Context: an optimization exercise on an open-source flow, tuned for small area, a short achievable clock period and few clock cycles. The choices shown serve that exercise and are no tape-out recipe. Function was checked by simulation only, so behaviour that the tests miss may differ from the original. Not every run is shown, and edits may drop behaviour that the tests do not exercise.

**flow/run.sh**
```bash
#!/bin/bash
# synth_recipe.tcl (not shown) runs the flow's synth.tcl, then flattens the netlist and writes it again
# the make line also repeats each setting of config.mk as NAME=value (left out here)
make -C /OpenROAD-flow-scripts/flow DESIGN_CONFIG=/design/flow/config.mk WORK_HOME=/design/flow/orfs CLKGATE_MAP_FILE= SYNTH_SCRIPT=/design/flow/synth_recipe.tcl finish
```
**flow/config.mk**
```make
export PLATFORM = sky130hd
export DESIGN_NAME = shake_core
export DESIGN_NICKNAME = shake_core
export VERILOG_FILES = /design/flow/design.v
export SDC_FILE = /design/flow/constraint.sdc
export NUM_CORES = 4
export LEC_CHECK = 0
export CAP_MARGIN = 20
export CORE_MARGIN = 2
export CORE_UTILIZATION = 40
export PLACE_DENSITY = 0.6
export SLEW_MARGIN = 20
```
**flow/design.v**
```verilog
module keccak_round (
    input  [1599:0] state_in,
    input  [63:0]   rc,
    output reg [1599:0] state_out
);
    reg [63:0] a [0:24];
    reg [63:0] b [0:24];
    reg [63:0] c [0:4];
    reg [63:0] d [0:4];
    reg [63:0] t;
    integer x, y, r;
    always @(*) begin
        for (x = 0; x < 25; x = x + 1)
            a[x] = state_in[64*x +: 64];
        for (x = 0; x < 5; x = x + 1)
            c[x] = a[x] ^ a[x+5] ^ a[x+10] ^ a[x+15] ^ a[x+20];
        for (x = 0; x < 5; x = x + 1)
            d[x] = c[(x+4)%5] ^ {c[(x+1)%5][62:0], c[(x+1)%5][63]};
        for (y = 0; y < 5; y = y + 1)
            for (x = 0; x < 5; x = x + 1)
                a[x+5*y] = a[x+5*y] ^ d[x];
        for (y = 0; y < 5; y = y + 1)
            for (x = 0; x < 5; x = x + 1) begin
                case (x+5*y)
                    0:  r = 0;   1:  r = 1;   2:  r = 62;  3:  r = 28;  4:  r = 27;
                    5:  r = 36;  6:  r = 44;  7:  r = 6;   8:  r = 55;  9:  r = 20;
                    10: r = 3;   11: r = 10;  12: r = 43;  13: r = 25;  14: r = 39;
                    15: r = 41;  16: r = 45;  17: r = 15;  18: r = 21;  19: r = 8;
                    20: r = 18;  21: r = 2;   22: r = 61;  23: r = 56;  default: r = 14;
                endcase
                t = a[x+5*y];
                b[y + 5*((2*x+3*y)%5)] = (t << r) | (t >> ((64-r)%64));
            end
        for (y = 0; y < 5; y = y + 1)
            for (x = 0; x < 5; x = x + 1)
                a[x+5*y] = b[x+5*y] ^ (~b[(x+1)%5+5*y] & b[(x+2)%5+5*y]);
        a[0] = a[0] ^ rc;
        for (x = 0; x < 25; x = x + 1)
            state_out[64*x +: 64] = a[x];
    end
endmodule
module shake_core #(
    parameter integer RATE_BITS = 1344,
    parameter [7:0]   SUFFIX    = 8'h1F,
    parameter integer OUT_BITS  = 512
)(
    input               clk,
    input               reset,
    input               start,            
    input               in_valid,         
    input  [63:0]       in_data,          
    input               is_last,          
    input  [2:0]        byte_num,         
    output              ready,            
    output reg          out_valid,        
    output [OUT_BITS-1:0] out_data,       
    input               out_ready,        
    output reg          done              
);
    localparam integer RATE_WORDS = RATE_BITS / 64;
    reg        absorb;       
    reg        perm;         
    reg [4:0]  round;        
    reg [4:0]  word_cnt;     
    reg        final_perm;   
    reg        pad_pend;     
    reg [1599:0] st;
    assign ready    = absorb;
    assign out_data = st[OUT_BITS-1:0];
    wire accept    = absorb && in_valid;
    wire take      = (!absorb && !perm && !out_valid) && start;
    wire last_rnd  = (round == 5'd23);
    wire full_last = is_last && (word_cnt == RATE_WORDS-1) && (byte_num == 3'd7);
    reg [63:0] rc;
    always @(*) begin
        case (round)
            5'd0:  rc = 64'h0000000000000001;
            5'd1:  rc = 64'h0000000000008082;
            5'd2:  rc = 64'h800000000000808A;
            5'd3:  rc = 64'h8000000080008000;
            5'd4:  rc = 64'h000000000000808B;
            5'd5:  rc = 64'h0000000080000001;
            5'd6:  rc = 64'h8000000080008081;
            5'd7:  rc = 64'h8000000000008009;
            5'd8:  rc = 64'h000000000000008A;
            5'd9:  rc = 64'h0000000000000088;
            5'd10: rc = 64'h0000000080008009;
            5'd11: rc = 64'h000000008000000A;
            5'd12: rc = 64'h000000008000808B;
            5'd13: rc = 64'h800000000000008B;
            5'd14: rc = 64'h8000000000008089;
            5'd15: rc = 64'h8000000000008003;
            5'd16: rc = 64'h8000000000008002;
            5'd17: rc = 64'h8000000000000080;
            5'd18: rc = 64'h000000000000800A;
            5'd19: rc = 64'h800000008000000A;
            5'd20: rc = 64'h8000000080008081;
            5'd21: rc = 64'h8000000000008080;
            5'd22: rc = 64'h0000000080000001;
            5'd23: rc = 64'h8000000080008008;
            default: rc = 64'h0;
        endcase
        if (last_rnd && pad_pend)
            rc[7:0] = rc[7:0] ^ SUFFIX;
    end
    wire [1599:0] round_out;
    keccak_round rnd (.state_in(st), .rc(rc), .state_out(round_out));
    reg [63:0] word_pad;      
    reg [63:0] next_pad;      
    integer k;
    always @(*) begin
        for (k = 0; k < 8; k = k + 1) begin
            if (!is_last || k <= byte_num)
                word_pad[8*k +: 8] = in_data[8*k +: 8];
            else if (k == byte_num + 1)
                word_pad[8*k +: 8] = SUFFIX;
            else
                word_pad[8*k +: 8] = 8'h00;
        end
        next_pad = {56'd0, (is_last && byte_num == 3'd7) ? SUFFIX : 8'h00};
    end
    reg [RATE_BITS-1:0] absorb_vec;
    integer i;
    always @(*) begin
        absorb_vec = {RATE_BITS{1'b0}};
        if (accept) begin
            for (i = 0; i < RATE_WORDS; i = i + 1) begin
                if (word_cnt == i)
                    absorb_vec[64*i +: 64] = word_pad;
                if (i > 0 && word_cnt == i - 1)
                    absorb_vec[64*i +: 64] = absorb_vec[64*i +: 64] ^ next_pad;
            end
            if (is_last && !full_last)
                absorb_vec[RATE_BITS-1] = absorb_vec[RATE_BITS-1] ^ 1'b1;
        end
    end
    always @(posedge clk) begin
        if (perm) begin
            st <= round_out;
            if (last_rnd && pad_pend)
                st[RATE_BITS-1] <= ~round_out[RATE_BITS-1];
        end else if (take)
            st <= 1600'd0;
        else
            st[RATE_BITS-1:0] <= st[RATE_BITS-1:0] ^ absorb_vec;
    end
    always @(posedge clk or posedge reset) begin
        if (reset) begin
            absorb     <= 1'b0;
            perm       <= 1'b0;
            round      <= 5'd0;
            word_cnt   <= 5'd0;
            final_perm <= 1'b0;
            pad_pend   <= 1'b0;
            out_valid  <= 1'b0;
            done       <= 1'b0;
        end else begin
            if (take) begin
                absorb     <= 1'b1;
                done       <= 1'b0;
                word_cnt   <= 5'd0;
                final_perm <= 1'b0;
                pad_pend   <= 1'b0;
            end
            if (accept) begin
                word_cnt <= (word_cnt == RATE_WORDS-1) ? 5'd0 : word_cnt + 1'b1;
                if (is_last || word_cnt == RATE_WORDS-1) begin
                    absorb <= 1'b0;
                    perm   <= 1'b1;
                    round  <= 5'd0;
                end
                if (is_last) begin
                    if (full_last) pad_pend   <= 1'b1;
                    else           final_perm <= 1'b1;
                end
            end
            if (perm) begin
                round <= round + 1'b1;
                if (last_rnd) begin
                    round <= 5'd0;
                    if (pad_pend) begin
                        pad_pend   <= 1'b0;
                        final_perm <= 1'b1;
                    end else begin
                        perm <= 1'b0;
                        if (final_perm) out_valid <= 1'b1;
                        else            absorb    <= 1'b1;
                    end
                end
            end
            if (out_valid && out_ready) begin
                out_valid <= 1'b0;
                done      <= 1'b1;
            end
        end
    end
endmodule
```
**flow/constraint.sdc**
```tcl
create_clock -name core_clock -period 7.0 [get_ports {clk}]
set_input_delay 1.4000 -clock core_clock [delete_from_list [all_inputs] [get_ports {clk}]]
set_output_delay 1.4000 -clock core_clock [all_outputs]
set_load 0.01 [all_outputs]
```
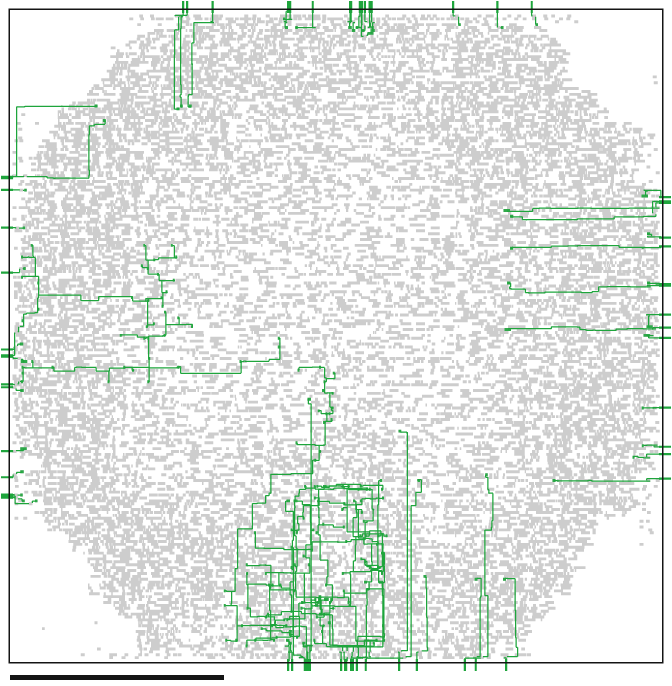
(run_1/port_trees.png)
Bar = 200 µm.
- in_data: green (direction input; edge 18 bottom, 17 top, 15 left, 14 right; end cells 230; wire 8,290 µm)

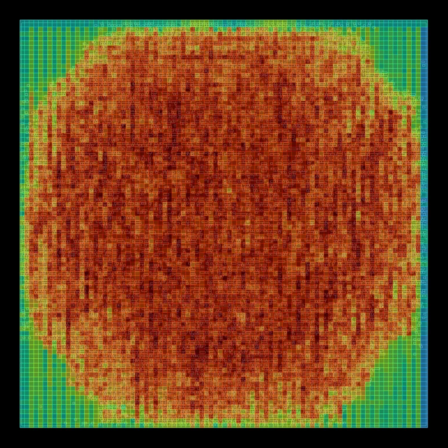
(run_1/congestion_map.png)
detailed-route wire length per cell: 52.68 µm
GR Util met1: 0.5720

==> flow_metrics.py, run 1 <==
metrics = {
    "drt": {
        "wl_um": 985700,
        "first_iter_violations": 22160,
        "drtAntennaViolNets": 0,
        "route.detailed.vias_per_inst": 6.351,
        "vias": 118800,
        "first_pass_iters": 6,
        "drc": 0,
    },
    "synthesis": {
        "postSynthCellCount": 13630,
        "ys_types": 61,
        "synthesis.area_um2": 147300,
        "yosysTopAreaCell": "xnor3_1",
        "synth_seq_area_share": 0.2376,
        "synth_top_area_frac": 0.2793,
        "synth.avg_cell_area_um2": 10.80,
        "synth_edf_count": 256,
        "yosys_most_used_dff": "dfxtp_1",
        "yosys_warnings": 6,
        "synth_nets": 13720,
        "synthTopCellsByArea": "xnor3_1 28%, dfxtp_1 18%, xnor2_1 16%",
        "yosys.cell_count.top_type": "xnor2_1",
        "yosys-top-cells-count": "2,728 x xnor2_1, 1,826 x xnor3_1, 1,345 x o22ai_1",
        "async_reset_ff_frac": 0.009901,
        "synth_seq_cells": 1616,
    },
    "global_routing": {
        "grt_pass1_wl_um": 1208000,
        "gr-total-overflow": 0,
        "grt_pass1_vias": 102000,
        "gr-usage-met3": 0.3253,
        "antenna_found_initial": 131,
        "grt_usage": 0.5122,
        "grt_max_degree": 200,
        "met2_usage": 0.6520,
        "busiest_layer": "met2",
    },
    "timing": {
        "tightest_slew_ns": 1.481,
        "setup_violations": 0,
        "max_slew_margin": 0.01296,
        "clock_skew_ns": 0.06091,
        "fin_crit_ns": 4.829,
        "period_share": 0.6899,
        "rsz0062_at_grt": "no",
        "slew_violations": 0,
        "finalHoldViolCount": 0,
        "fmax_mhz": 207.1,
        "fin_setup_tns_ns": 0,
        "fin_hold_ws_ns": 0.5093,
        "setup_ws_ns": 2.171,
    },
    "critical_path": {
        "end_kind": "flop",
        "critPathRequiredTime_ns": 7.86,
        "rr_worst_depth": 6,
        "cp_cell_sequence": "clkdlybuf4s50_1, nand2_1, inv_1, ha_1, nand2_1, nor3_2, buf_4, a21o_1, nand2_1, xor2_1, o22ai_1",
        "cp.arrival_ns": 5.69,
        "cp_common_cell": "nand2_1",
        "crit_fanout": 21,
        "critPathLaunch": "byte_num[0]",
        "critPathBufInv": 3,
        "start_kind": "input pin",
        "r2r_start": "st[216]",
        "setup.worst_path.end": "st[1129]",
        "worstReg2RegEnd": "st[166]",
        "crit_family": "buffers and inverters",
        "critPathSlowestCell": "ha_1",
        "reg2reg_slack_ns": 2.78,
        "slowest_delay_ns": 0.93,
        "path_depth": 11,
        "crit_type": "in2reg",
    },
    "finish": {
        "seqCellArea_um2": 34990,
        "layout_common_cells": "2,627 x xnor2_1, 1,795 x xnor3_1, 1,345 x o22ai_1",
        "signal_buffers": 939,
        "final_util": 0.4492,
        "fill_cells": 34320,
        "buf_share": 0.05510,
        "fin_nets": 13650,
        "syn_to_final_growth_pct": 11.66,
        "clkCellAreaFrac": 0.04314,
        "diodes": 154,
        "final_area_um2": 164400,
        "nMultiInputCombCells": 10780,
        "seq_cells": 1616,
        "sh_seq_area": 0.2128,
        "inverters": 16,
        "multi_input_area_share": 0.6496,
        "mostFrequentLayoutCell": "xnor2_1",
        "drive_above_1_share": 0.08376,
        "clkbuf_count": 338,
        "largest_cell_class": "multi-input gates",
        "multiInputGateArea_um2": 106800,
        "layoutNonFillerInstCount": 18710,
    },
    "clock_tree": {
        "cts_resized": 0,
        "cts-root-buf": "clkbuf_16",
        "cts_hold_buf": 0,
        "clock-sinks": 1616,
        "worst_setup_hold_path_clk_slew_ns": 0.06,
        "insertion_delay_ns": 1.04,
        "cts_tree": "done",
        "cts_max_level": 4,
        "cts_buffers": 215,
        "clockBufferDepth": 4,
        "post_cts_buffers": 0,
    },
    "floorplan": {
        "die_h_um": 610.8,
        "taps": 4816,
        "io-pin-count": 588,
        "core_area_um2": 366100,
        "fp.dieArea_um2": 373000,
        "rows": 222,
        "die_w_um": 610.8,
        "initial_core_util": 0.4023,
    },
    "run_status": {
        "outcome": "timing/DRC/antenna clean",
    },
    "placement": {
        "dp_hpwl_um": 796500,
        "portBuffers": 587,
        "gp_congestion": 1.180,
        "place_area_um2": 156800,
        "dp_slack_ns": 1.546,
        "dpl.cell_count": 18160,
    },
    "worst_hold_path": {
        "min_to": "done",
        "hp-start": "done",
        "hp-class": "reg2reg",
        "holdPathStages": 1,
    },
    "run": {
        "drv_cap": 0,
    },
}
Testbench counts for the RTL of run 1, summed over its fixed seeds: cycles 5,645.
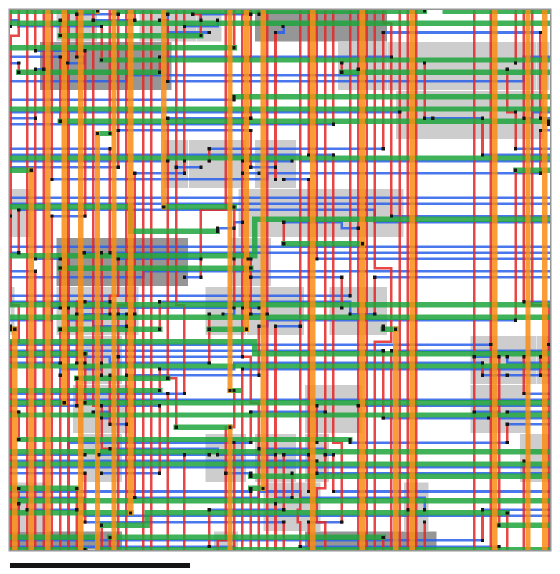
(run_1/closeup.png)
Bar = 10 µm. Region (290, 290) to (320, 320) µm. Cells in gray, sequential cells in the stronger gray; small squares are vias.
- M1: blue
- M4: orange
- M2: red
- M3: green
- cells with their middle in the window: 30
- netlist names of flops here include: st (3)
- sequential cells in the window: 3

run 1: metal layers:
layer | part of all wire | vias up | wire length [µm]
met1 | 0.34 | 60560 | 336700
met3 | 0.17 | 2420 | 171300
li1 | - | 45650 | -
met2 | 0.37 | 10180 | 364900
met4 | 0.11 | 36 | 111100
met5 | 0.0017 | - | 1675
run 1: state kept, by name (all words and copies together) (netlist names):
register / cells
st: 1600
round: 5
word_cnt: 5
absorb: 1
done: 1
final_perm: 1
out_valid: 1
pad_pend: 1
perm: 1
run 1: kinds of logic after synthesis:
group,after synthesis,share of synthesized area
flops,1616,0.2376
xor+xnor,5725,0.5329
simple gates,3312,0.1096
compound gates,1724,0.07228
buf+inv,1236,0.04600
mux,5,0.0004418
fa+ha+maj,13,0.001105
## Run 2: what changed since run 1
--- a/flow/design.v
+++ b/flow/design.v
@@ -107,2 +107,4 @@
     keccak_round rnd (.state_in(st), .rc(rc), .state_out(round_out));
+    reg [7:0]  keep;
+    reg [8:0]  sfx;
     reg [63:0] word_pad;      
@@ -111,11 +113,11 @@
     always @(*) begin
-        for (k = 0; k < 8; k = k + 1) begin
-            if (!is_last || k <= byte_num)
-                word_pad[8*k +: 8] = in_data[8*k +: 8];
-            else if (k == byte_num + 1)
-                word_pad[8*k +: 8] = SUFFIX;
-            else
-                word_pad[8*k +: 8] = 8'h00;
-        end
-        next_pad = {56'd0, (is_last && byte_num == 3'd7) ? SUFFIX : 8'h00};
+        for (k = 0; k < 8; k = k + 1)
+            keep[k] = !is_last || (byte_num >= k);
+        sfx[0] = 1'b0;
+        for (k = 1; k < 9; k = k + 1)
+            sfx[k] = is_last && (byte_num == k - 1);
+        for (k = 0; k < 8; k = k + 1)
+            word_pad[8*k +: 8] = (in_data[8*k +: 8] & {8{keep[k]}})
+                               | (sfx[k] ? SUFFIX : 8'h00);
+        next_pad = {56'd0, sfx[8] ? SUFFIX : 8'h00};
     end
--- a/flow/config.mk
+++ b/flow/config.mk
@@ -11,2 +11,3 @@
 export PLACE_DENSITY = 0.6
+export SETUP_SLACK_MARGIN = 4
 export SLEW_MARGIN = 20
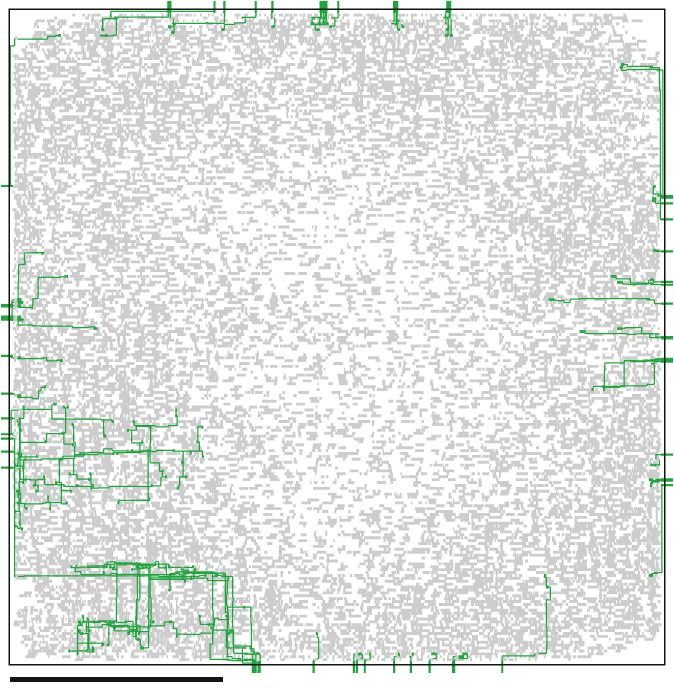
(run_2/port_trees.png)
Bar = 200 µm.
- in_data: green (direction input; edge 18 top, 17 right, 16 bottom, 13 left; end cells 198; wire 6,810 µm)

==> flow_metrics.py, run 2 <==
metrics = {
    "run_status": {
        "outcome": "timing/DRC/antenna clean",
    },
    "timing": {
        "fin_setup_tns_ns": 0,
        "max_slew_margin": 0.1258,
        "clock_skew_ns": 0.06070,
        "rsz0062_at_grt": "yes",
        "fmax_mhz": 311.3,
        "fin_crit_ns": 3.212,
        "slew_violations": 0,
        "period_share": 0.4588,
        "finalHoldViolCount": 0,
        "setup_ws_ns": 3.788,
        "setup_violations": 0,
    },
    "finish": {
        "top_register": "st",
        "layout_common_cells": "2,512 x xnor2_1, 1,382 x buf_4, 1,346 x o22ai_1",
        "drive_above_1_share": 0.2747,
        "fill_cells": 33740,
        "syn_to_final_growth_pct": 23.04,
        "largest_reg_flops": 1600,
        "fin_nets": 15070,
    },
    "synthesis": {
        "synthAdderAreaFrac": 0.001013,
        "synth_compound_area_frac": 0.07376,
        "synth_seq_cells": 1616,
        "yosys_most_used_dff": "dfxtp_1",
        "yosys.cell_count.top_type": "xnor2_1",
        "ys_types": 52,
        "synth_seq_area_share": 0.2361,
        "synth_nets": 13840,
        "synthTopCellsByArea": "xnor3_1 27%, dfxtp_1 18%, xnor2_1 16%",
        "async_reset_ff_frac": 0.009901,
        "synth_top_family_by_area": "XOR/XNOR gates",
        "synth_top_area_frac": 0.2740,
        "synth.avg_cell_area_um2": 10.77,
        "synth_xor_area_frac": 0.5312,
        "postSynthCellCount": 13750,
        "synthMuxAreaShare": 0.0003546,
        "synthesis.area_um2": 148200,
        "synthSimpleGateAreaFrac": 0.1106,
    },
    "critical_path": {
        "critPathRequiredTime_ns": 7.88,
        "worstReg2RegEnd": "st[993]",
        "r2r_start": "st[983]",
        "reg2reg_slack_ns": 3.79,
        "setup.worst_path.end": "st[993]",
        "critPathSlowestCell": "dfxtp_1",
        "rr_worst_depth": 6,
        "crit_type": "reg2reg",
        "slowest_delay_ns": 0.90,
        "end_kind": "flop",
    },
    "clock_tree": {
        "worst_setup_hold_path_clk_slew_ns": 0.07,
        "cts_buffers": 225,
        "clock-sinks": 1616,
        "insertion_delay_ns": 1.05,
        "cts_hold_buf": 0,
        "clockBufferDepth": 4,
        "cts-root-buf": "clkbuf_16",
    },
    "drt": {
        "dr.max_layer_used": "met5",
        "drc": 0,
        "drtAntennaViolNets": 0,
        "first_pass_iters": 6,
        "route.detailed.vias_per_inst": 6.454,
        "wl_um": 1163000,
        "vias": 131100,
        "wire_per_inst_um": 57.28,
        "wl_met3_um": 196400,
        "first_iter_violations": 23290,
    },
    "worst_hold_path": {
        "hp-start": "final_perm",
        "min_to": "absorb",
        "holdPathStages": 1,
        "hp-class": "reg2reg",
    },
    "global_routing": {
        "gr-total-overflow": 0,
        "grt_pass1_vias": 111300,
        "antenna_found_initial": 185,
        "grt_max_degree": 183,
        "grt_pass1_wl_um": 1405000,
    },
    "floorplan": {
        "fp.dieArea_um2": 375400,
        "core_area_um2": 368900,
        "io-pin-count": 588,
        "initial_core_util": 0.4018,
        "rows": 223,
        "die_w_um": 612.7,
    },
    "placement": {
        "dp_hpwl_um": 927300,
        "dp_slack_ns": 1.509,
    },
    "run": {
        "drv_cap": 0,
    },
}
Testbench counts for the RTL of run 2, summed over its fixed seeds: cycles 5,645.
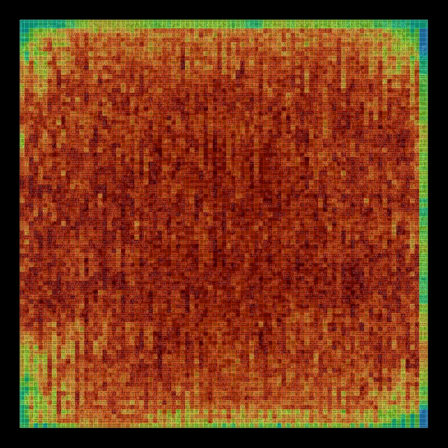
(run_2/congestion_map.png)
final core occ: 0.4943
GR Util met1: 0.6665
overall global routing resource usage: 0.6025
routing usage on met3: 0.3712

run 2: final cells by class:
class	count	area, µm²	share of cell area
Multi-Input combinational cell	10880	111100	0.6091
Sequential cell	1616	36850	0.2021
Timing Repair Buffer	2252	20180	0.1107
Clock buffer	351	6892	0.03780
Tap cell	4950	6193	0.03397
Clock inverter	71	644.4	0.003534
Antenna cell	176	440.4	0.002415
Inverter	13	75.07	0.0004117
run 2: metrics by stage:
stage          utilization  instance area (µm²)  instances  hold WS (ns)
2_1_floorplan            -               148300      13750        0.4524
3_3_place_gp        0.4315               159200      18560        0.4742
3_5_place_dp        0.4318               159300      18560        0.4784
4_1_cts             0.4847               178800      19910        0.4870
5_1_grt             0.4932               181900      20150        0.5035
6_report            0.4943               182300      20310        0.4940
run 2: timing repair:
action                                  in CTS  in global routing
pin swaps                                  114                 79
gates cloned                                 8                  2
endpoints found under the setup margin    2238                859
buffers inserted                           922                219
gates resized for setup                   3840                236
run 2: worst max-delay path: cells and delay by family (launching register included):
family | cells | cell delay, ns
XOR/XNOR | 4 | 1.89
flip-flops | 1 | 0.90
AND/OR/NAND/NOR | 1 | 0.16
AO/OA/AOI/OAI | 1 | 0.09
## Run 3: files that changed since run 2, shown whole
==> flow/design.v <==
module keccak_theta_c (
    input  [1599:0] s,
    output [319:0]  c
);
    genvar i;
    generate
        for (i = 0; i < 320; i = i + 1) begin : gc
            wire t0, t1, t2;
            keccak_g_xor2 u0 (.a(s[i]),       .b(s[i+320]),  .y(t0));
            keccak_g_xor2 u1 (.a(s[i+640]),   .b(s[i+960]),  .y(t1));
            keccak_g_xor2 u2 (.a(t0),         .b(t1),        .y(t2));
            keccak_g_xor2 u3 (.a(t2),         .b(s[i+1280]), .y(c[i]));
        end
    endgenerate
endmodule
module keccak_theta_d (
    input  [319:0] c,
    output [319:0] d
);
    genvar x, z;
    generate
        for (x = 0; x < 5; x = x + 1) begin : gx
            for (z = 0; z < 64; z = z + 1) begin : gz
                keccak_g_xor2 u (.a(c[64*((x+4)%5) + z]), .b(c[64*((x+1)%5) + (z+63)%64]),
                                 .y(d[64*x + z]));
            end
        end
    endgenerate
endmodule
module keccak_theta_rho_pi (
    input  [1599:0] s,
    input  [319:0]  d,
    output [1599:0] b
);
    function integer rho_of(input integer i);
        case (i)
            0:  rho_of = 0;   1:  rho_of = 1;   2:  rho_of = 62;  3:  rho_of = 28;  4:  rho_of = 27;
            5:  rho_of = 36;  6:  rho_of = 44;  7:  rho_of = 6;   8:  rho_of = 55;  9:  rho_of = 20;
            10: rho_of = 3;   11: rho_of = 10;  12: rho_of = 43;  13: rho_of = 25;  14: rho_of = 39;
            15: rho_of = 41;  16: rho_of = 45;  17: rho_of = 15;  18: rho_of = 21;  19: rho_of = 8;
            20: rho_of = 18;  21: rho_of = 2;   22: rho_of = 61;  23: rho_of = 56;  default: rho_of = 14;
        endcase
    endfunction
    genvar x, y, z;
    generate
        for (y = 0; y < 5; y = y + 1) begin : gy
            for (x = 0; x < 5; x = x + 1) begin : gx
                for (z = 0; z < 64; z = z + 1) begin : gz
                    keccak_g_xor2 u (.a(s[64*(x+5*y) + z]), .b(d[64*x + z]),
                        .y(b[64*(y + 5*((2*x+3*y)%5)) + (z + rho_of(x+5*y))%64]));
                end
            end
        end
    endgenerate
endmodule
module keccak_g_xor2 (input a, b, output y);
    assign y = a ^ b;
endmodule
module keccak_g_inv (input a, output y);
    assign y = ~a;
endmodule
module keccak_g_nand3 (input a, b, c, output y);
    assign y = ~(a & b & c);
endmodule
module keccak_g_xnor2 (input a, b, output y);
    assign y = ~(a ^ b);
endmodule
module keccak_g_ao22 (input a1, a2, b1, b2, output y);
    assign y = (a1 & a2) | (b1 & b2);
endmodule
module keccak_g_aoi32 (input a1, a2, a3, b1, b2, output y);
    assign y = ~((a1 & a2 & a3) | (b1 & b2));
endmodule
module keccak_g_aoi31 (input a1, a2, a3, b1, output y);
    assign y = ~((a1 & a2 & a3) | b1);
endmodule
module keccak_bit (
    input  b0, nb1, b2, s, perm, hold, en, w,
    output d
);
    wire m, nn;
    keccak_g_ao22  u_m (.a1(perm), .a2(b0), .b1(hold), .b2(s), .y(m));
    keccak_g_aoi32 u_n (.a1(perm), .a2(nb1), .a3(b2), .b1(en), .b2(w), .y(nn));
    keccak_g_xnor2 u_d (.a(m), .b(nn), .y(d));
endmodule
module keccak_bit_k (
    input  b0, nb1, b2, s, perm, hold, en, w, k,
    output d
);
    wire m, nn, t;
    keccak_g_ao22  u_m (.a1(perm), .a2(b0), .b1(hold), .b2(s), .y(m));
    keccak_g_aoi32 u_n (.a1(perm), .a2(nb1), .a3(b2), .b1(en), .b2(w), .y(nn));
    keccak_g_xnor2 u_t (.a(m), .b(nn), .y(t));
    keccak_g_xor2  u_d (.a(t), .b(k), .y(d));
endmodule
module keccak_bit_x (
    input  b0, nb1, b2, s, perm, hold, x,
    output d
);
    wire m, nn;
    keccak_g_ao22  u_m (.a1(perm), .a2(b0), .b1(hold), .b2(s), .y(m));
    keccak_g_aoi31 u_n (.a1(perm), .a2(nb1), .a3(b2), .b1(x), .y(nn));
    keccak_g_xnor2 u_d (.a(m), .b(nn), .y(d));
endmodule
module keccak_bit_xk (
    input  b0, nb1, b2, s, perm, hold, x, k,
    output d
);
    wire m, nn, t;
    keccak_g_ao22  u_m (.a1(perm), .a2(b0), .b1(hold), .b2(s), .y(m));
    keccak_g_aoi31 u_n (.a1(perm), .a2(nb1), .a3(b2), .b1(x), .y(nn));
    keccak_g_xnor2 u_t (.a(m), .b(nn), .y(t));
    keccak_g_xor2  u_d (.a(t), .b(k), .y(d));
endmodule
module keccak_bit_cap (
    input  b0, nb1, b2, s, perm, hold,
    output d
);
    wire m, nn;
    keccak_g_ao22  u_m (.a1(perm), .a2(b0), .b1(hold), .b2(s), .y(m));
    keccak_g_nand3 u_n (.a(perm), .b(nb1), .c(b2), .y(nn));
    keccak_g_xnor2 u_d (.a(m), .b(nn), .y(d));
endmodule
module keccak_next (
    input  [1599:0] s,
    input  [1599:0] b,
    input           perm,
    input           hold,
    input  [20:0]   en,
    input  [63:0]   w,
    input  [1599:0] xs,      
    input  [1599:0] k,       
    output [1599:0] d
);
    wire [1599:0] nb;
    genvar x, y, z;
    generate
        for (z = 0; z < 1600; z = z + 1) begin : gi
            keccak_g_inv u (.a(b[z]), .y(nb[z]));
        end
        for (y = 0; y < 5; y = y + 1) begin : gy
            for (x = 0; x < 5; x = x + 1) begin : gx
                for (z = 0; z < 64; z = z + 1) begin : gz
                    localparam integer P  = 64*(x+5*y) + z;
                    localparam integer P1 = 64*((x+1)%5+5*y) + z;
                    localparam integer P2 = 64*((x+2)%5+5*y) + z;
                    localparam integer L  = x+5*y;
                    localparam KBIT = (L == 0 && (z < 5 || z == 7 || z == 15 || z == 31 || z == 63));
                    localparam XBIT = (L >= 1 && L <= 20 && z < 5) || (L == 20 && z == 63);
                    if (KBIT) begin : gk
                        keccak_bit_k u (.b0(b[P]), .nb1(nb[P1]), .b2(b[P2]), .s(s[P]),
                                        .perm(perm), .hold(hold), .en(en[L]), .w(w[z]),
                                        .k(k[P]), .d(d[P]));
                    end else if (XBIT && L == 20 && z == 63) begin : gxk
                        keccak_bit_xk u (.b0(b[P]), .nb1(nb[P1]), .b2(b[P2]), .s(s[P]),
                                         .perm(perm), .hold(hold), .x(xs[P]), .k(k[P]), .d(d[P]));
                    end else if (XBIT) begin : gxb
                        keccak_bit_x u (.b0(b[P]), .nb1(nb[P1]), .b2(b[P2]), .s(s[P]),
                                        .perm(perm), .hold(hold), .x(xs[P]), .d(d[P]));
                    end else if (L < 21) begin : gr
                        keccak_bit u (.b0(b[P]), .nb1(nb[P1]), .b2(b[P2]), .s(s[P]),
                                      .perm(perm), .hold(hold), .en(en[L]), .w(w[z]), .d(d[P]));
                    end else begin : gc
                        keccak_bit_cap u (.b0(b[P]), .nb1(nb[P1]), .b2(b[P2]), .s(s[P]),
                                          .perm(perm), .hold(hold), .d(d[P]));
                    end
                end
            end
        end
    endgenerate
endmodule
module keccak_round (
    input  [1599:0] s,
    input           perm,
    input           hold,
    input  [20:0]   en,
    input  [63:0]   w,
    input  [1599:0] xs,
    input  [1599:0] k,
    output [1599:0] d
);
    wire [319:0]  c, dd;
    wire [1599:0] b;
    keccak_theta_c      u_c   (.s(s), .c(c));
    keccak_theta_d      u_d   (.c(c), .d(dd));
    keccak_theta_rho_pi u_rp  (.s(s), .d(dd), .b(b));
    keccak_next         u_nx  (.s(s), .b(b), .perm(perm), .hold(hold), .en(en), .w(w),
                               .xs(xs), .k(k), .d(d));
endmodule
module shake_core #(
    parameter integer RATE_BITS = 1344,
    parameter [7:0]   SUFFIX    = 8'h1F,
    parameter integer OUT_BITS  = 512
)(
    input               clk,
    input               reset,
    input               start,            
    input               in_valid,         
    input  [63:0]       in_data,          
    input               is_last,          
    input  [2:0]        byte_num,         
    output              ready,            
    output reg          out_valid,        
    output [OUT_BITS-1:0] out_data,       
    input               out_ready,        
    output reg          done              
);
    localparam integer RATE_WORDS = RATE_BITS / 64;
    reg        absorb;       
    reg        perm;         
    reg [4:0]  round;        
    reg [4:0]  word_cnt;     
    reg        final_perm;   
    reg        pad_pend;     
    reg        fresh;        
    reg [1599:0] st;
    assign ready    = absorb;
    assign out_data = st[OUT_BITS-1:0];
    wire accept    = absorb && in_valid;
    wire take      = (!absorb && !perm && !out_valid) && start;
    wire last_rnd  = (round == 5'd23);
    wire full_last = is_last && (word_cnt == RATE_WORDS-1) && (byte_num == 3'd7);
    reg [63:0] rc;
    always @(*) begin
        case (round)
            5'd0:  rc = 64'h0000000000000001;
            5'd1:  rc = 64'h0000000000008082;
            5'd2:  rc = 64'h800000000000808A;
            5'd3:  rc = 64'h8000000080008000;
            5'd4:  rc = 64'h000000000000808B;
            5'd5:  rc = 64'h0000000080000001;
            5'd6:  rc = 64'h8000000080008081;
            5'd7:  rc = 64'h8000000000008009;
            5'd8:  rc = 64'h000000000000008A;
            5'd9:  rc = 64'h0000000000000088;
            5'd10: rc = 64'h0000000080008009;
            5'd11: rc = 64'h000000008000000A;
            5'd12: rc = 64'h000000008000808B;
            5'd13: rc = 64'h800000000000008B;
            5'd14: rc = 64'h8000000000008089;
            5'd15: rc = 64'h8000000000008003;
            5'd16: rc = 64'h8000000000008002;
            5'd17: rc = 64'h8000000000000080;
            5'd18: rc = 64'h000000000000800A;
            5'd19: rc = 64'h800000008000000A;
            5'd20: rc = 64'h8000000080008081;
            5'd21: rc = 64'h8000000000008080;
            5'd22: rc = 64'h0000000080000001;
            5'd23: rc = 64'h8000000080008008;
            default: rc = 64'h0;
        endcase
        if (last_rnd && pad_pend)
            rc[7:0] = rc[7:0] ^ SUFFIX;
    end
    reg [7:0]  keep;
    reg [8:0]  sfx;
    reg [63:0] w;
    integer k;
    always @(*) begin
        for (k = 0; k < 8; k = k + 1)
            keep[k] = !is_last || (byte_num >= k);
        sfx[0] = 1'b0;
        for (k = 1; k < 9; k = k + 1)
            sfx[k] = is_last && (byte_num == k - 1);
        for (k = 0; k < 8; k = k + 1)
            w[8*k +: 8] = (in_data[8*k +: 8] & {8{keep[k]}})
                        | (sfx[k] ? SUFFIX : 8'h00);
    end
    reg [RATE_WORDS-1:0] en;
    integer i;
    always @(*)
        for (i = 0; i < RATE_WORDS; i = i + 1)
            en[i] = accept && (word_cnt == i);
    reg [1599:0] xs, kk;
    always @(*) begin
        xs = 1600'd0;
        kk = 1600'd0;
        for (i = 1; i < RATE_WORDS; i = i + 1)
            for (k = 0; k < 5; k = k + 1)
                xs[64*i + k] = (en[i] && w[k]) ^ (en[i-1] && sfx[8] && SUFFIX[k]);
        xs[RATE_BITS-1] = (en[RATE_WORDS-1] && w[63]) ^ (accept && is_last && !full_last);
        kk[63:0] = perm ? rc : 64'd0;
        kk[RATE_BITS-1] = perm && last_rnd && pad_pend;
    end
    wire hold = !perm && !fresh;
    wire [1599:0] st_next;
    keccak_round rnd (.s(st), .perm(perm), .hold(hold), .en(en), .w(w),
                      .xs(xs), .k(kk), .d(st_next));
    always @(posedge clk)
        st <= st_next;
    always @(posedge clk or posedge reset) begin
        if (reset) begin
            absorb     <= 1'b0;
            perm       <= 1'b0;
            round      <= 5'd0;
            word_cnt   <= 5'd0;
            final_perm <= 1'b0;
            pad_pend   <= 1'b0;
            out_valid  <= 1'b0;
            done       <= 1'b0;
            fresh      <= 1'b0;
        end else begin
            fresh <= take;
            if (take) begin
                absorb     <= 1'b1;
                done       <= 1'b0;
                word_cnt   <= 5'd0;
                final_perm <= 1'b0;
                pad_pend   <= 1'b0;
            end
            if (accept) begin
                word_cnt <= (word_cnt == RATE_WORDS-1) ? 5'd0 : word_cnt + 1'b1;
                if (is_last || word_cnt == RATE_WORDS-1) begin
                    absorb <= 1'b0;
                    perm   <= 1'b1;
                    round  <= 5'd0;
                end
                if (is_last) begin
                    if (full_last) pad_pend   <= 1'b1;
                    else           final_perm <= 1'b1;
                end
            end
            if (perm) begin
                round <= round + 1'b1;
                if (last_rnd) begin
                    round <= 5'd0;
                    if (pad_pend) begin
                        pad_pend   <= 1'b0;
                        final_perm <= 1'b1;
                    end else begin
                        perm <= 1'b0;
                        if (final_perm) out_valid <= 1'b1;
                        else            absorb    <= 1'b1;
                    end
                end
            end
            if (out_valid && out_ready) begin
                out_valid <= 1'b0;
                done      <= 1'b1;
            end
        end
    end
endmodule
==> flow/config.mk <==
export PLATFORM = sky130hd
export DESIGN_NAME = shake_core
export DESIGN_NICKNAME = shake_core
export VERILOG_FILES = /design/flow/design.v
export SDC_FILE = /design/flow/constraint.sdc
export NUM_CORES = 4
export LEC_CHECK = 0
export CAP_MARGIN = 20
export CORE_MARGIN = 2
export CORE_UTILIZATION = 58
export CTS_CLUSTER_DIAMETER = 60
export CTS_CLUSTER_SIZE = 30
export PLACE_DENSITY = 0.7
export SETUP_SLACK_MARGIN = 3.7
export SLEW_MARGIN = 20
export SYNTH_HIERARCHICAL = 1
==> flow_metrics.py, run 3 <==
metrics = {
    "run_status": {
        "outcome": "stopped before the end",
        "haltStage": "5_1_grt",
        "tool.error": "[ERROR GRT-0116] Global routing finished with congestion. Check the congestion regions in the DRC Viewer.",
    },
    "placement": {
        "dp_hpwl_um": 600900,
        "portBuffers": 587,
        "gp_congestion": 1.290,
        "place_area_um2": 124700,
        "dp_slack_ns": 1.968,
    },
    "floorplan": {
        "rows": 163,
        "io-pin-count": 588,
        "initial_core_util": 0.5816,
        "die_w_um": 448.2,
        "die_h_um": 448.2,
    },
    "synthesis": {
        "yosys_warnings": 7,
        "synthesis.area_um2": 114500,
        "postSynthCellCount": 12250,
        "synth_nets": 12340,
        "synth.avg_cell_area_um2": 9.341,
    },
    "clock_tree": {
        "clockBufferDepth": 3,
        "cts_max_level": 4,
        "cts-root-buf": "clkbuf_16",
        "cts_hold_buf": 0,
        "clock-sinks": 1617,
        "cts_buffers": 159,
    },
    "global_routing": {
        "grt_usage": 0.7672,
        "gr-total-overflow": 24,
        "grt_pass1_vias": 111200,
        "grt_max_degree": 277,
        "grt_pass1_wl_um": 1046000,
    },
}
Testbench counts for the RTL of run 3, summed over its fixed seeds: cycles 5,645.
[run 3: stage by stage]
stage	instances	utilization
2_1_floorplan	12250	-
3_3_place_gp	15340	0.6323
3_5_place_dp	15340	0.6337
4_1_cts	15700	0.6989
[run 3: worst min-delay path by stage]
stage | start | endpoint | slack, ns | cells past startpoint
2_1_floorplan | final_perm | absorb | 0.47 | 1
3_3_place_gp | final_perm | absorb | 0.48 | 1
3_5_place_dp | final_perm | absorb | 0.50 | 1
4_1_cts | final_perm | absorb | 0.51 | 1
[run 3: what timing repair did]
item,CTS
resized for setup,1328
setup buffers,64
cloned,2
endpoints found under the setup margin,1828
pin swaps,24
[run 3: routing by layer]
layer / global-route usage / overflow
met1: 0.7841 / 1
met4: 0.7448 / 11
met2: 0.9028 / 11
met3: 0.6353 / 1
met5: 0.3220 / 0
## Run 4: what changed since run 3
--- a/flow/config.mk
+++ b/flow/config.mk
@@ -9,7 +9,7 @@
 export CORE_MARGIN = 2
-export CORE_UTILIZATION = 58
+export CORE_UTILIZATION = 50
 export CTS_CLUSTER_DIAMETER = 60
 export CTS_CLUSTER_SIZE = 30
-export PLACE_DENSITY = 0.7
-export SETUP_SLACK_MARGIN = 3.7
+export PLACE_DENSITY = 0.65
+export SETUP_SLACK_MARGIN = 3.2
 export SLEW_MARGIN = 20
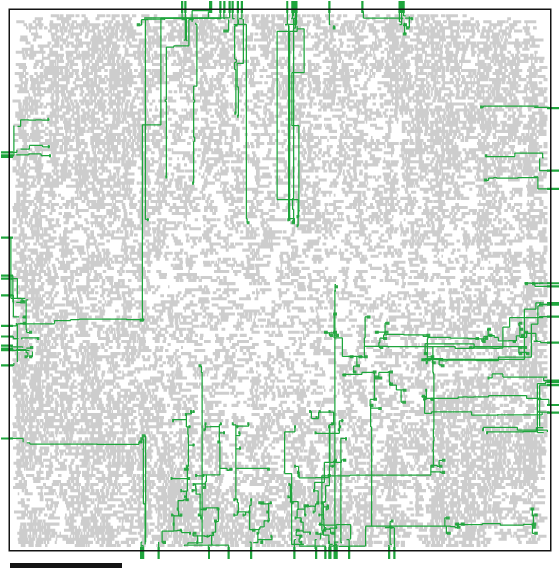
(run_4/port_trees.png)
Bar = 100 µm.
- in_data: green (direction input; edge 20 top, 16 bottom, 14 right, 14 left; end cells 229; wire 8,480 µm)

==> flow_metrics.py, run 4 <==
metrics = {
    "timing": {
        "setup_ws_ns": 2.580,
        "fin_hold_ws_ns": 0.5000,
        "finalHoldViolCount": 0,
        "slew_violations": 15,
        "fin_crit_ns": 4.420,
        "setup_violations": 0,
        "tightest_slew_ns": 1.652,
        "max_slew_margin": -0.1012,
        "fmax_mhz": 226.3,
        "clock_skew_ns": 0.05228,
        "period_share": 0.6314,
        "fin_setup_tns_ns": 0,
        "rsz0062_at_grt": "yes",
    },
    "finish": {
        "clkbuf_count": 199,
        "layoutNonFillerInstCount": 16160,
        "drive_above_1_share": 0.09246,
        "inverters": 1617,
        "largest_cell_class": "multi-input gates",
        "mostFrequentLayoutCell": "xor2_1",
        "signal_buffers": 1009,
        "syn_to_final_growth_pct": 17.26,
        "diodes": 125,
        "final_area_um2": 134200,
        "sh_seq_area": 0.2419,
        "top_regs": "st (1600), round (5), word_cnt (5)",
        "nMultiInputCombCells": 8464,
        "multi_input_area_share": 0.5659,
        "final_util": 0.5900,
        "seq_cells": 1617,
        "multiInputGateArea_um2": 75950,
        "top_register": "st",
        "buf_share": 0.07193,
        "seqCellArea_um2": 32460,
        "largest_reg_flops": 1600,
        "fill_cells": 19860,
        "layout_common_cells": "2,828 x xor2_1, 1,681 x xnor2_1, 1,617 x inv_1",
        "clkCellAreaFrac": 0.04473,
        "fin_nets": 12960,
    },
    "floorplan": {
        "core_area_um2": 227500,
        "io-pin-count": 588,
        "die_h_um": 482.5,
        "fp.dieArea_um2": 232800,
        "taps": 3009,
        "die_w_um": 482.5,
        "initial_core_util": 0.5031,
        "rows": 175,
    },
    "global_routing": {
        "antenna_found_initial": 87,
        "grt_pass1_wl_um": 1032000,
        "grt_max_degree": 242,
        "gr-total-overflow": 0,
        "grt_pass1_vias": 104700,
        "gr-usage-met3": 0.4654,
        "busiest_layer": "met2",
    },
    "drt": {
        "wl_um": 819400,
        "route.detailed.vias_per_inst": 7.555,
        "first_iter_violations": 31250,
        "drc": 0,
        "first_pass_iters": 14,
        "vias": 122100,
        "drtAntennaViolNets": 0,
    },
    "critical_path": {
        "start_kind": "flop",
        "crit_type": "reg2reg",
        "cp.arrival_ns": 5.20,
        "cp_cell_sequence": "xor2_1, xor2_1, xor2_1, xor2_1, xor2_2, inv_1, a32oi_1, xnor2_1",
        "critPathSlowestCell": "xor2_2",
        "end_kind": "flop",
        "critPathBufInv": 1,
        "crit_family": "XOR/XNOR gates",
        "critPathRequiredTime_ns": 7.78,
        "slowest_delay_ns": 1.14,
        "crit_fanout": 5,
        "cp_common_cell": "xor2_1",
    },
    "run_status": {
        "violations": "capacitance limit, slew limit",
        "outcome": "failed layout checks",
    },
    "clock_tree": {
        "cts_buffers": 167,
        "worst_setup_hold_path_clk_slew_ns": 0.07,
        "cts_hold_buf": 0,
        "clock-sinks": 1617,
        "clockBufferDepth": 3,
        "cts_max_level": 4,
        "insertion_delay_ns": 0.91,
        "cts_tree": "done",
        "cts-root-buf": "clkbuf_16",
    },
    "placement": {
        "dpl.cell_count": 15700,
        "dp_slack_ns": 2.171,
        "portBuffers": 587,
        "gp_congestion": 1.243,
        "place_area_um2": 126000,
        "dp_hpwl_um": 645300,
    },
    "synthesis": {
        "postSynthCellCount": 12250,
        "synth_nets": 12340,
        "synth.avg_cell_area_um2": 9.341,
        "synthesis.area_um2": 114500,
        "yosys_warnings": 7,
    },
    "worst_hold_path": {
        "hp-class": "reg2reg",
    },
    "run": {
        "drv_cap": 3,
    },
}
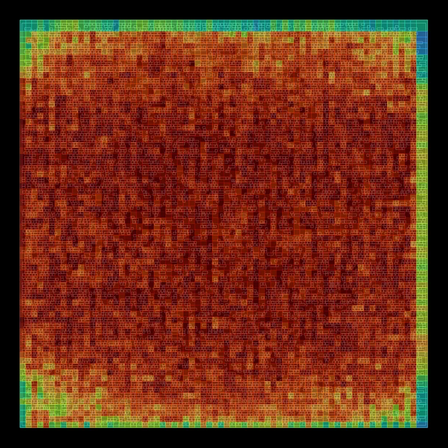
(run_4/congestion_map.png)
overall global routing resource usage: 0.6670
GR Util met1: 0.7041
met2 usage: 0.8309
detailed-route wire length per cell: 50.72 µm

==> run 4: timing repair <==
item                       CTS  global route
gates cloned                 0             0
setup buffers                3             3
pin swaps                    1             1
setup endpoints to repair  197           370
gates resized for setup     27           109
==> run 4: layer usage <==
| layer | part of all wire | up-vias |
|---|---|---|
| met5 | 0.0040 | - |
| met4 | 0.13 | 46 |
| met3 | 0.20 | 4562 |
| met2 | 0.35 | 14550 |
| met1 | 0.31 | 59160 |
| li1 | - | 43740 |
==> run 4: final timing paths <==
check                                 from        end  slack (ns)  cells after the start
worst max register to register     st[235]    st[819]        2.58                      8
worst min-delay path            final_perm     absorb        0.50                      1
worst max-delay path               st[235]    st[819]        2.58                      8
worst min register to register  final_perm     absorb        0.50                      1
max in group asynchronous            reset       perm        5.53                      2
min in group asynchronous            reset  out_valid        0.92                      2
## Run 5: what changed since run 4
==> flow/config.mk (replaced) <==
export PLATFORM = sky130hd
export DESIGN_NAME = shake_core
export DESIGN_NICKNAME = shake_core
export VERILOG_FILES = /design/flow/design.v
export SDC_FILE = /design/flow/constraint.sdc
export NUM_CORES = 4
export LEC_CHECK = 0
export CAP_MARGIN = 40
export CORE_MARGIN = 2
export CORE_UTILIZATION = 42
export CTS_CLUSTER_DIAMETER = 60
export CTS_CLUSTER_SIZE = 30
export PLACE_DENSITY = 0.6
export SETUP_SLACK_MARGIN = 3.5
export SLEW_MARGIN = 40
export SYNTH_HIERARCHICAL = 1
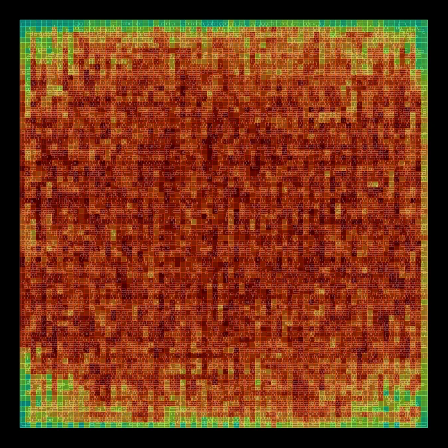
(run_5/congestion_map.png)
busiest grt layer: met2
routing usage on met3: 0.3630
overall global routing resource usage: 0.6002

==> flow_metrics.py, run 5 <==
metrics = {
    "worst_hold_path": {
        "holdPathStages": 1,
        "min_to": "absorb",
        "hp-start": "final_perm",
        "hp-class": "reg2reg",
    },
    "finish": {
        "layout_common_cells": "2,276 x xor2_1, 1,681 x xnor2_1, 1,616 x inv_1",
        "top_register": "st",
        "multiInputGateArea_um2": 82540,
        "layoutNonFillerInstCount": 16890,
        "multi_input_area_share": 0.5729,
        "final_area_um2": 144100,
        "seq_cells": 1617,
        "drive_above_1_share": 0.1656,
        "inverters": 1617,
        "fin_nets": 13100,
        "clkCellAreaFrac": 0.04733,
        "signal_buffers": 1120,
        "largest_reg_flops": 1600,
        "sh_seq_area": 0.2277,
        "diodes": 135,
        "fill_cells": 24340,
        "syn_to_final_growth_pct": 25.87,
        "largest_cell_class": "multi-input gates",
        "buf_share": 0.07655,
        "final_util": 0.5316,
        "mostFrequentLayoutCell": "xor2_1",
        "top_regs": "st (1600), round (5), word_cnt (5)",
    },
    "global_routing": {
        "gr-total-overflow": 0,
        "grt_max_degree": 207,
        "grt_pass1_vias": 103300,
        "antenna_found_initial": 102,
        "grt_pass1_wl_um": 1090000,
    },
    "critical_path": {
        "crit_fanout": 5,
        "worstReg2RegEnd": "st[1077]",
        "crit_family": "XOR/XNOR gates",
        "rr_worst_depth": 8,
        "reg2reg_slack_ns": 3.21,
        "critPathBufInv": 1,
        "cp_common_cell": "xor2_1",
        "critPathSlowestCell": "xor2_1",
        "crit_type": "reg2reg",
        "end_kind": "flop",
        "cp_cell_sequence": "xor2_1, xor2_1, xor2_1, xor2_2, xor2_4, inv_1, a32oi_1, xnor2_1",
        "critPathRequiredTime_ns": 7.82,
        "cp.arrival_ns": 4.61,
        "r2r_start": "st[363]",
        "start_kind": "flop",
    },
    "clock_tree": {
        "cts-root-buf": "clkbuf_16",
        "cts_max_level": 4,
        "cts_resized": 388,
        "clock-sinks": 1617,
        "cts_hold_buf": 0,
        "insertion_delay_ns": 0.98,
        "post_cts_buffers": 14,
        "clockBufferDepth": 4,
        "cts_tree": "done",
        "cts_buffers": 195,
        "worst_setup_hold_path_clk_slew_ns": 0.08,
    },
    "placement": {
        "dp_slack_ns": 2.016,
        "portBuffers": 587,
        "dpl.cell_count": 16350,
        "gp_congestion": 1.189,
        "place_area_um2": 133300,
        "dp_hpwl_um": 698900,
    },
    "drt": {
        "wire_per_inst_um": 51.84,
        "wl_um": 875600,
        "first_pass_iters": 14,
        "drc": 0,
        "first_iter_violations": 26370,
        "drtAntennaViolNets": 0,
        "route.detailed.vias_per_inst": 7.048,
        "vias": 119000,
    },
    "synthesis": {
        "postSynthCellCount": 12250,
        "synth_nets": 12340,
        "synthesis.area_um2": 114500,
        "yosys_warnings": 7,
        "synth.avg_cell_area_um2": 9.341,
    },
    "floorplan": {
        "die_w_um": 526.0,
        "fp.dieArea_um2": 276700,
        "rows": 191,
        "core_area_um2": 271000,
        "initial_core_util": 0.4224,
        "die_h_um": 526.0,
        "taps": 3570,
        "io-pin-count": 588,
    },
    "timing": {
        "fin_crit_ns": 3.789,
        "period_share": 0.5413,
        "rsz0062_at_grt": "yes",
        "clock_skew_ns": 0.04319,
        "tightest_slew_ns": 1.143,
        "fmax_mhz": 263.9,
        "fin_hold_ws_ns": 0.5241,
        "max_slew_margin": 0.2382,
        "fin_setup_tns_ns": 0,
        "setup_ws_ns": 3.211,
        "setup_violations": 0,
        "finalHoldViolCount": 0,
    },
    "run_status": {
        "outcome": "timing/DRC/antenna clean",
    },
    "run": {
        "drv_cap": 0,
    },
}
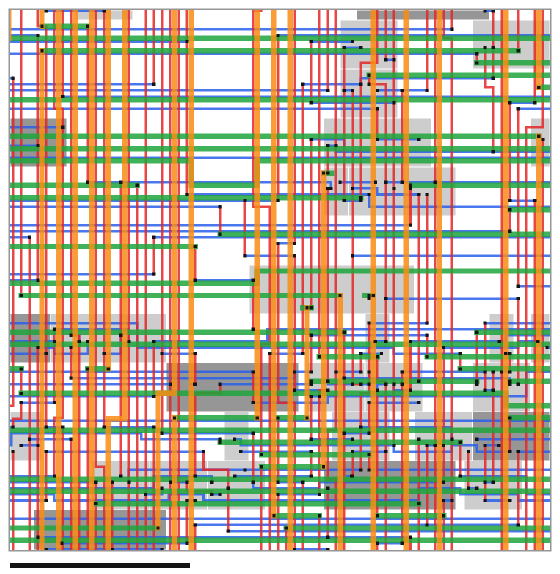
(run_5/closeup.png)
Bar = 10 µm. Region (248, 248) to (278, 278) µm. Cells in gray, sequential cells in the stronger gray; small squares are vias.
- M2: red
- M4: orange
- M1: blue
- M3: green
- sequential cells in the window: 4
- netlist names of flops here include: st (4)
- cells with their middle in the window: 28

-- run 5: how the worst max path moves through the flow --
| stage | start | end | slack [ns] | depth (start not counted) |
|---|---|---|---|---|
| floorplan | perm | st[1] | -20.17 | 5 |
| global placement | byte_num[2] | st[1233] | 1.63 | 7 |
| detailed placement | byte_num[2] | st[31] | 2.02 | 7 |
| CTS | st[1138] | st[31] | 3.38 | 10 |
| global route | st[363] | st[1077] | 3.37 | 8 |
| finish | st[363] | st[1077] | 3.21 | 8 |
-- run 5: per-layer routing --
| layer | GRT usage | up-vias | share of wire |
|---|---|---|---|
| met2 | 0.7619 | 12700 | 0.36 |
| met5 | 0.06442 | - | 0.0029 |
| met1 | 0.6645 | 59160 | 0.33 |
| li1 | - | 43650 | - |
| met4 | 0.5895 | 52 | 0.13 |
| met3 | 0.3630 | 3470 | 0.18 |
## Run 6: what changed since run 5
--- a/flow/config.mk
+++ b/flow/config.mk
@@ -13,3 +13,3 @@
 export PLACE_DENSITY = 0.6
-export SETUP_SLACK_MARGIN = 3.5
+export SETUP_SLACK_MARGIN = 3.8
 export SLEW_MARGIN = 40
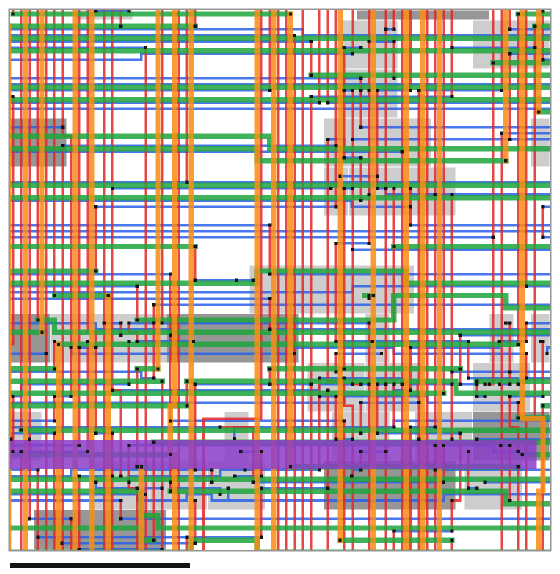
(run_6/closeup.png)
Bar = 10 µm. Region (248, 248) to (278, 278) µm. Cells in gray, sequential cells in the stronger gray; small squares are vias.
- M2: red
- M3: green
- M4: orange
- M5: purple
- M1: blue
- cells with their middle in the window: 27
- netlist names of flops here include: st (4)
- sequential cells in the window: 4

==> flow_metrics.py, run 6 <==
metrics = {
    "run_status": {
        "outcome": "timing/DRC/antenna clean",
    },
    "finish": {
        "top_register": "st",
        "diodes": 145,
        "layoutNonFillerInstCount": 17120,
        "inverters": 1617,
        "sh_seq_area": 0.2182,
        "clkbuf_count": 226,
        "final_area_um2": 154400,
        "seq_cells": 1617,
        "fill_cells": 23360,
        "largest_cell_class": "multi-input gates",
        "largest_reg_flops": 1600,
        "seqCellArea_um2": 33700,
        "multiInputGateArea_um2": 89170,
        "layout_common_cells": "1,852 x xor2_1, 1,681 x xnor2_1, 1,616 x inv_1",
        "syn_to_final_growth_pct": 34.90,
        "fin_nets": 13320,
        "clkCellAreaFrac": 0.04416,
        "multi_input_area_share": 0.5775,
        "drive_above_1_share": 0.2289,
    },
    "clock_tree": {
        "cts_max_level": 4,
        "clockBufferDepth": 4,
        "insertion_delay_ns": 0.98,
        "cts_resized": 1916,
        "cts-root-buf": "clkbuf_16",
        "post_cts_buffers": 109,
        "cts_hold_buf": 0,
        "clock-sinks": 1617,
        "cts_buffers": 195,
    },
    "drt": {
        "first_pass_iters": 13,
        "route.detailed.vias_per_inst": 7.047,
        "wl_um": 884300,
        "drtAntennaViolNets": 0,
        "dr.max_layer_used": "met5",
        "wire_per_inst_um": 51.66,
        "first_iter_violations": 25540,
    },
    "timing": {
        "rsz0062_at_grt": "yes",
        "clock_skew_ns": 0.04235,
        "finalHoldViolCount": 0,
        "slew_violations": 0,
        "fin_crit_ns": 3.539,
        "fmax_mhz": 282.6,
        "period_share": 0.5055,
    },
    "placement": {
        "place_area_um2": 133300,
        "gp_congestion": 1.189,
        "dp_hpwl_um": 698900,
        "portBuffers": 587,
        "dpl.cell_count": 16350,
    },
    "floorplan": {
        "core_area_um2": 271000,
        "fp.dieArea_um2": 276700,
        "die_h_um": 526.0,
        "die_w_um": 526.0,
        "io-pin-count": 588,
        "initial_core_util": 0.4224,
    },
    "critical_path": {
        "cp.arrival_ns": 4.38,
        "start_kind": "flop",
        "critPathRequiredTime_ns": 7.84,
        "crit_type": "reg2reg",
    },
    "global_routing": {
        "busiest_layer": "met2",
        "gr-total-overflow": 0,
        "grt_pass1_wl_um": 1101000,
        "gr-usage-met3": 0.3790,
    },
    "synthesis": {
        "synthesis.area_um2": 114500,
        "synth.avg_cell_area_um2": 9.341,
        "postSynthCellCount": 12250,
        "yosys_warnings": 7,
    },
    "run": {
        "drv_cap": 0,
    },
}
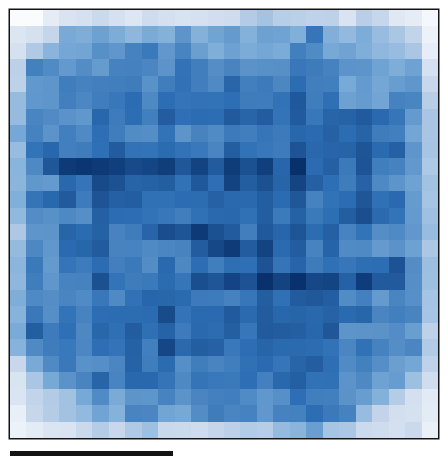
(run_6/route_heat.png)
Bar = 200 µm. 26 x 26 tiles, from white (low) to dark blue (high), scaled to the fullest tile. Values are wire area over tile area, all layers added.
- densest ninth of the die: center
- tiles over half the peak: 79%
- fullest tile: 1.0
overall global routing resource usage: 0.6063
vias: 120,600

==> run 6: final timing paths <==
check	from	to	slack, ns	cells past startpoint
setup / recovery	st[1030]	st[652]	3.46	9
hold / removal	final_perm	absorb	0.51	1
setup reg to reg	st[1030]	st[652]	3.46	9
hold reg to reg	final_perm	absorb	0.51	1
max in group asynchronous	reset	perm	5.79	2
min in group asynchronous	reset	word_cnt[0]	0.81	2
==> run 6: critical path, cell delays in order, from the launching register on <==
cell	delay (ns)
dfxtp_1	0.62
xor2_1	0.24
xor2_1	0.23
xor2_1	0.62
xor2_1	0.28
buf_4	0.28
xor2_2	0.62
inv_1	0.10
a32oi_1	0.29
xnor2_1	0.12
==> run 6: metrics by stage <==
stage | setup slack (ns) | util | hold WS (ns)
3_5_place_dp | 2.016 | 0.4918 | 0.4953
4_1_cts | 3.546 | 0.5439 | 0.5002
2_1_floorplan | -20.17 | - | 0.4651
3_3_place_gp | 1.628 | 0.4686 | 0.4861
5_1_grt | 3.606 | 0.5686 | 0.5307
6_report | 3.461 | 0.5698 | 0.5064
## Run 7: what changed since run 6
--- a/flow/config.mk
+++ b/flow/config.mk
@@ -7,3 +7,3 @@
 export LEC_CHECK = 0
-export CAP_MARGIN = 40
+export CAP_MARGIN = 30
 export CORE_MARGIN = 2
@@ -13,4 +13,4 @@
 export PLACE_DENSITY = 0.6
-export SETUP_SLACK_MARGIN = 3.8
-export SLEW_MARGIN = 40
+export SETUP_SLACK_MARGIN = 4
+export SLEW_MARGIN = 30
 export SYNTH_HIERARCHICAL = 1
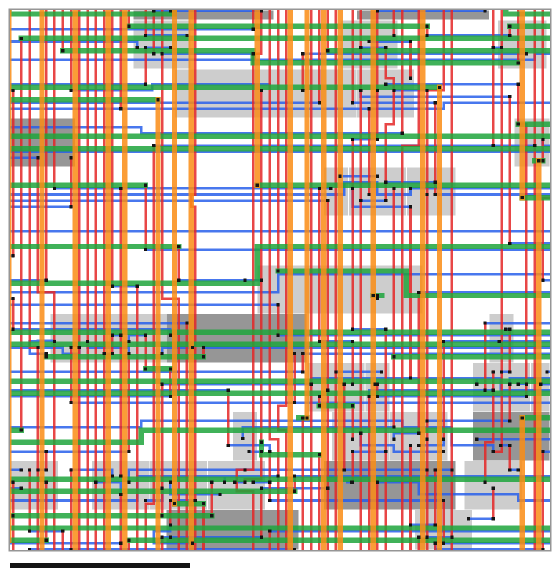
(run_7/closeup.png)
Bar = 10 µm. Region (248, 248) to (278, 278) µm. Cells in gray, sequential cells in the stronger gray; small squares are vias.
- M1: blue
- M2: red
- M3: green
- M4: orange
- sequential cells in the window: 4
- netlist names of flops here include: st (4)
- most frequent: a22o_1 (6)
- cells with their middle in the window: 30

==> flow_metrics.py, run 7 <==
metrics = {
    "finish": {
        "top_regs": "st (1600), round (5), word_cnt (5)",
        "largest_reg_flops": 1600,
        "syn_to_final_growth_pct": 50.09,
        "layout_common_cells": "1,681 x xnor2_1, 1,617 x inv_1, 1,603 x a22o_1",
        "top_register": "st",
        "drive_above_1_share": 0.3284,
        "fill_cells": 21150,
        "fin_nets": 14210,
        "mostFrequentLayoutCell": "xnor2_1",
    },
    "global_routing": {
        "gr-usage-met3": 0.3995,
        "grt_max_degree": 207,
        "busiest_layer": "met2",
        "grt_usage": 0.6212,
        "grt_pass1_vias": 109600,
    },
    "drt": {
        "route.detailed.vias_per_inst": 7.126,
        "first_iter_violations": 27630,
        "drtAntennaViolNets": 0,
        "wl_met2_um": 330700,
        "dr.max_layer_used": "met5",
        "drt-met1-wl_um": 291800,
        "wl_met3_um": 170500,
        "wire_per_inst_um": 50.95,
    },
    "clock_tree": {
        "cts_max_level": 4,
        "cts_hold_buf": 0,
        "cts_buffers": 200,
        "cts_resized": 4270,
        "clock-sinks": 1617,
        "cts-root-buf": "clkbuf_16",
        "clockBufferDepth": 4,
        "worst_setup_hold_path_clk_slew_ns": 0.07,
        "cts_tree": "done",
    },
    "critical_path": {
        "critPathBufInv": 3,
        "cp_cell_sequence": "clkdlybuf4s15_2, nand2b_4, buf_8, and2_2, buf_4, a32oi_1, xnor2_1",
        "r2r_start": "st[514]",
        "slowest_delay_ns": 0.55,
        "critPathRequiredTime_ns": 7.87,
        "critPathSlowestCell": "clkdlybuf4s15_2",
        "crit_fanout": 16,
        "path_depth": 7,
        "setup.worst_path.end": "st[38]",
        "crit_family": "buffers and inverters",
        "critPathLaunch": "byte_num[2]",
        "worstReg2RegEnd": "st[1106]",
        "end_kind": "flop",
        "crit_type": "in2reg",
    },
    "placement": {
        "gp_congestion": 1.189,
        "dp_hpwl_um": 696600,
        "dp_slack_ns": 1.808,
    },
    "timing": {
        "clock_skew_ns": 0.05142,
        "tightest_slew_ns": 1.267,
        "slew_violations": 0,
        "setup_ws_ns": 3.731,
        "period_share": 0.4670,
        "setup_violations": 0,
        "fin_setup_tns_ns": 0,
        "finalHoldViolCount": 0,
        "max_slew_margin": 0.1557,
    },
    "floorplan": {
        "die_w_um": 526.0,
        "rows": 191,
        "core_area_um2": 271000,
    },
    "synthesis": {
        "postSynthCellCount": 12250,
        "synthesis.area_um2": 114500,
        "synth.avg_cell_area_um2": 9.341,
        "yosys_warnings": 7,
        "synth_nets": 12340,
    },
    "worst_hold_path": {
        "holdPathStages": 1,
        "hp-start": "final_perm",
    },
    "run_status": {
        "outcome": "timing/DRC/antenna clean",
    },
    "run": {
        "drv_cap": 0,
    },
}
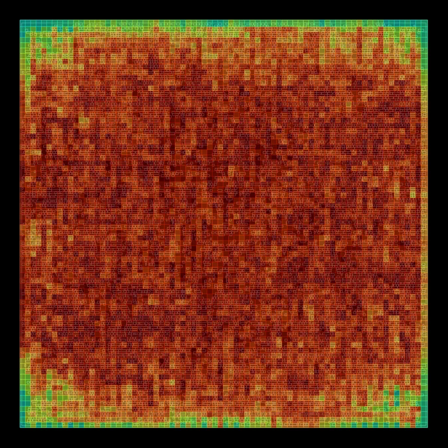
(run_7/congestion_map.png)
met2 usage: 0.7857
final core occ: 0.6339
GR Util met1: 0.6720

-- run 7: stage by stage --
step	util	cell area (µm²)	cells	hold slack, ns
floorplan	-	114500	12250	0.4651
global placement	0.4686	127000	16330	0.4861
detailed placement	0.4785	129700	16340	0.5013
CTS	0.5935	160800	17380	0.5055
global route	0.6328	171500	17880	0.5435
finish	0.6339	171800	18000	0.5297
-- run 7: cell type report --
class | instances | area, µm² | area share
timing repair buffer | 2210 | 24230 | 0.1411
inverter | 1617 | 6070 | 0.03533
sequential | 1617 | 34210 | 0.1991
clock buffer | 236 | 5388 | 0.03136
antenna | 144 | 360.3 | 0.002098
tap | 3570 | 4467 | 0.02600
clock inverter | 131 | 1588 | 0.009242
multi-input combinational | 8477 | 95480 | 0.5558

what the ideal ports hide:
The flow's constraints put no driver on any port. The routed layouts listed below were extracted and timed again, unchanged, in two steps.
Step 1 sets driving cells, clkbuf_16 on the clock port and buf_2 on the other inputs (assumed; they add their load-dependent delay and slew).
Step 2 moves the port delays by t, midway between the first and last clock arrival at a register: inputs arrive t later, outputs are due t later. That takes back most of the time a late clock gives input paths.
a / b / c = ideal / step 1 / step 2; a / b = the first two.
| run | t, ns | setup WS [ns] | worst setup path at the end | worst slew at a driven data input, ns | pins driven straight from the clock port |
|---|---|---|---|---|---|
| run 1 | 1.143 | 2.171 / 2.271 / 1.128 | input to register | 0.23 | 1 |
| run 2 | 1.158 | 3.788 / 3.771 / 2.874 | input to register | 0.12 | 1 |
| run 4 | 0.998 | 2.580 / 2.580 / 2.106 | input to register | 0.08 | 1 |
| run 5 | 1.074 | 3.211 / 3.211 / 2.344 | input to register | 0.11 | 1 |
| run 6 | 1.076 | 3.461 / 3.461 / 2.557 | input to register | 0.11 | 1 |
| run 7 | 1.082 | 3.731 / 3.734 / 2.741 | input to register | 0.15 | 1 |
For run 1, which loses most, drivers alone change the setup slack by +0.100 ns; drivers and shift together by -1.043 ns.
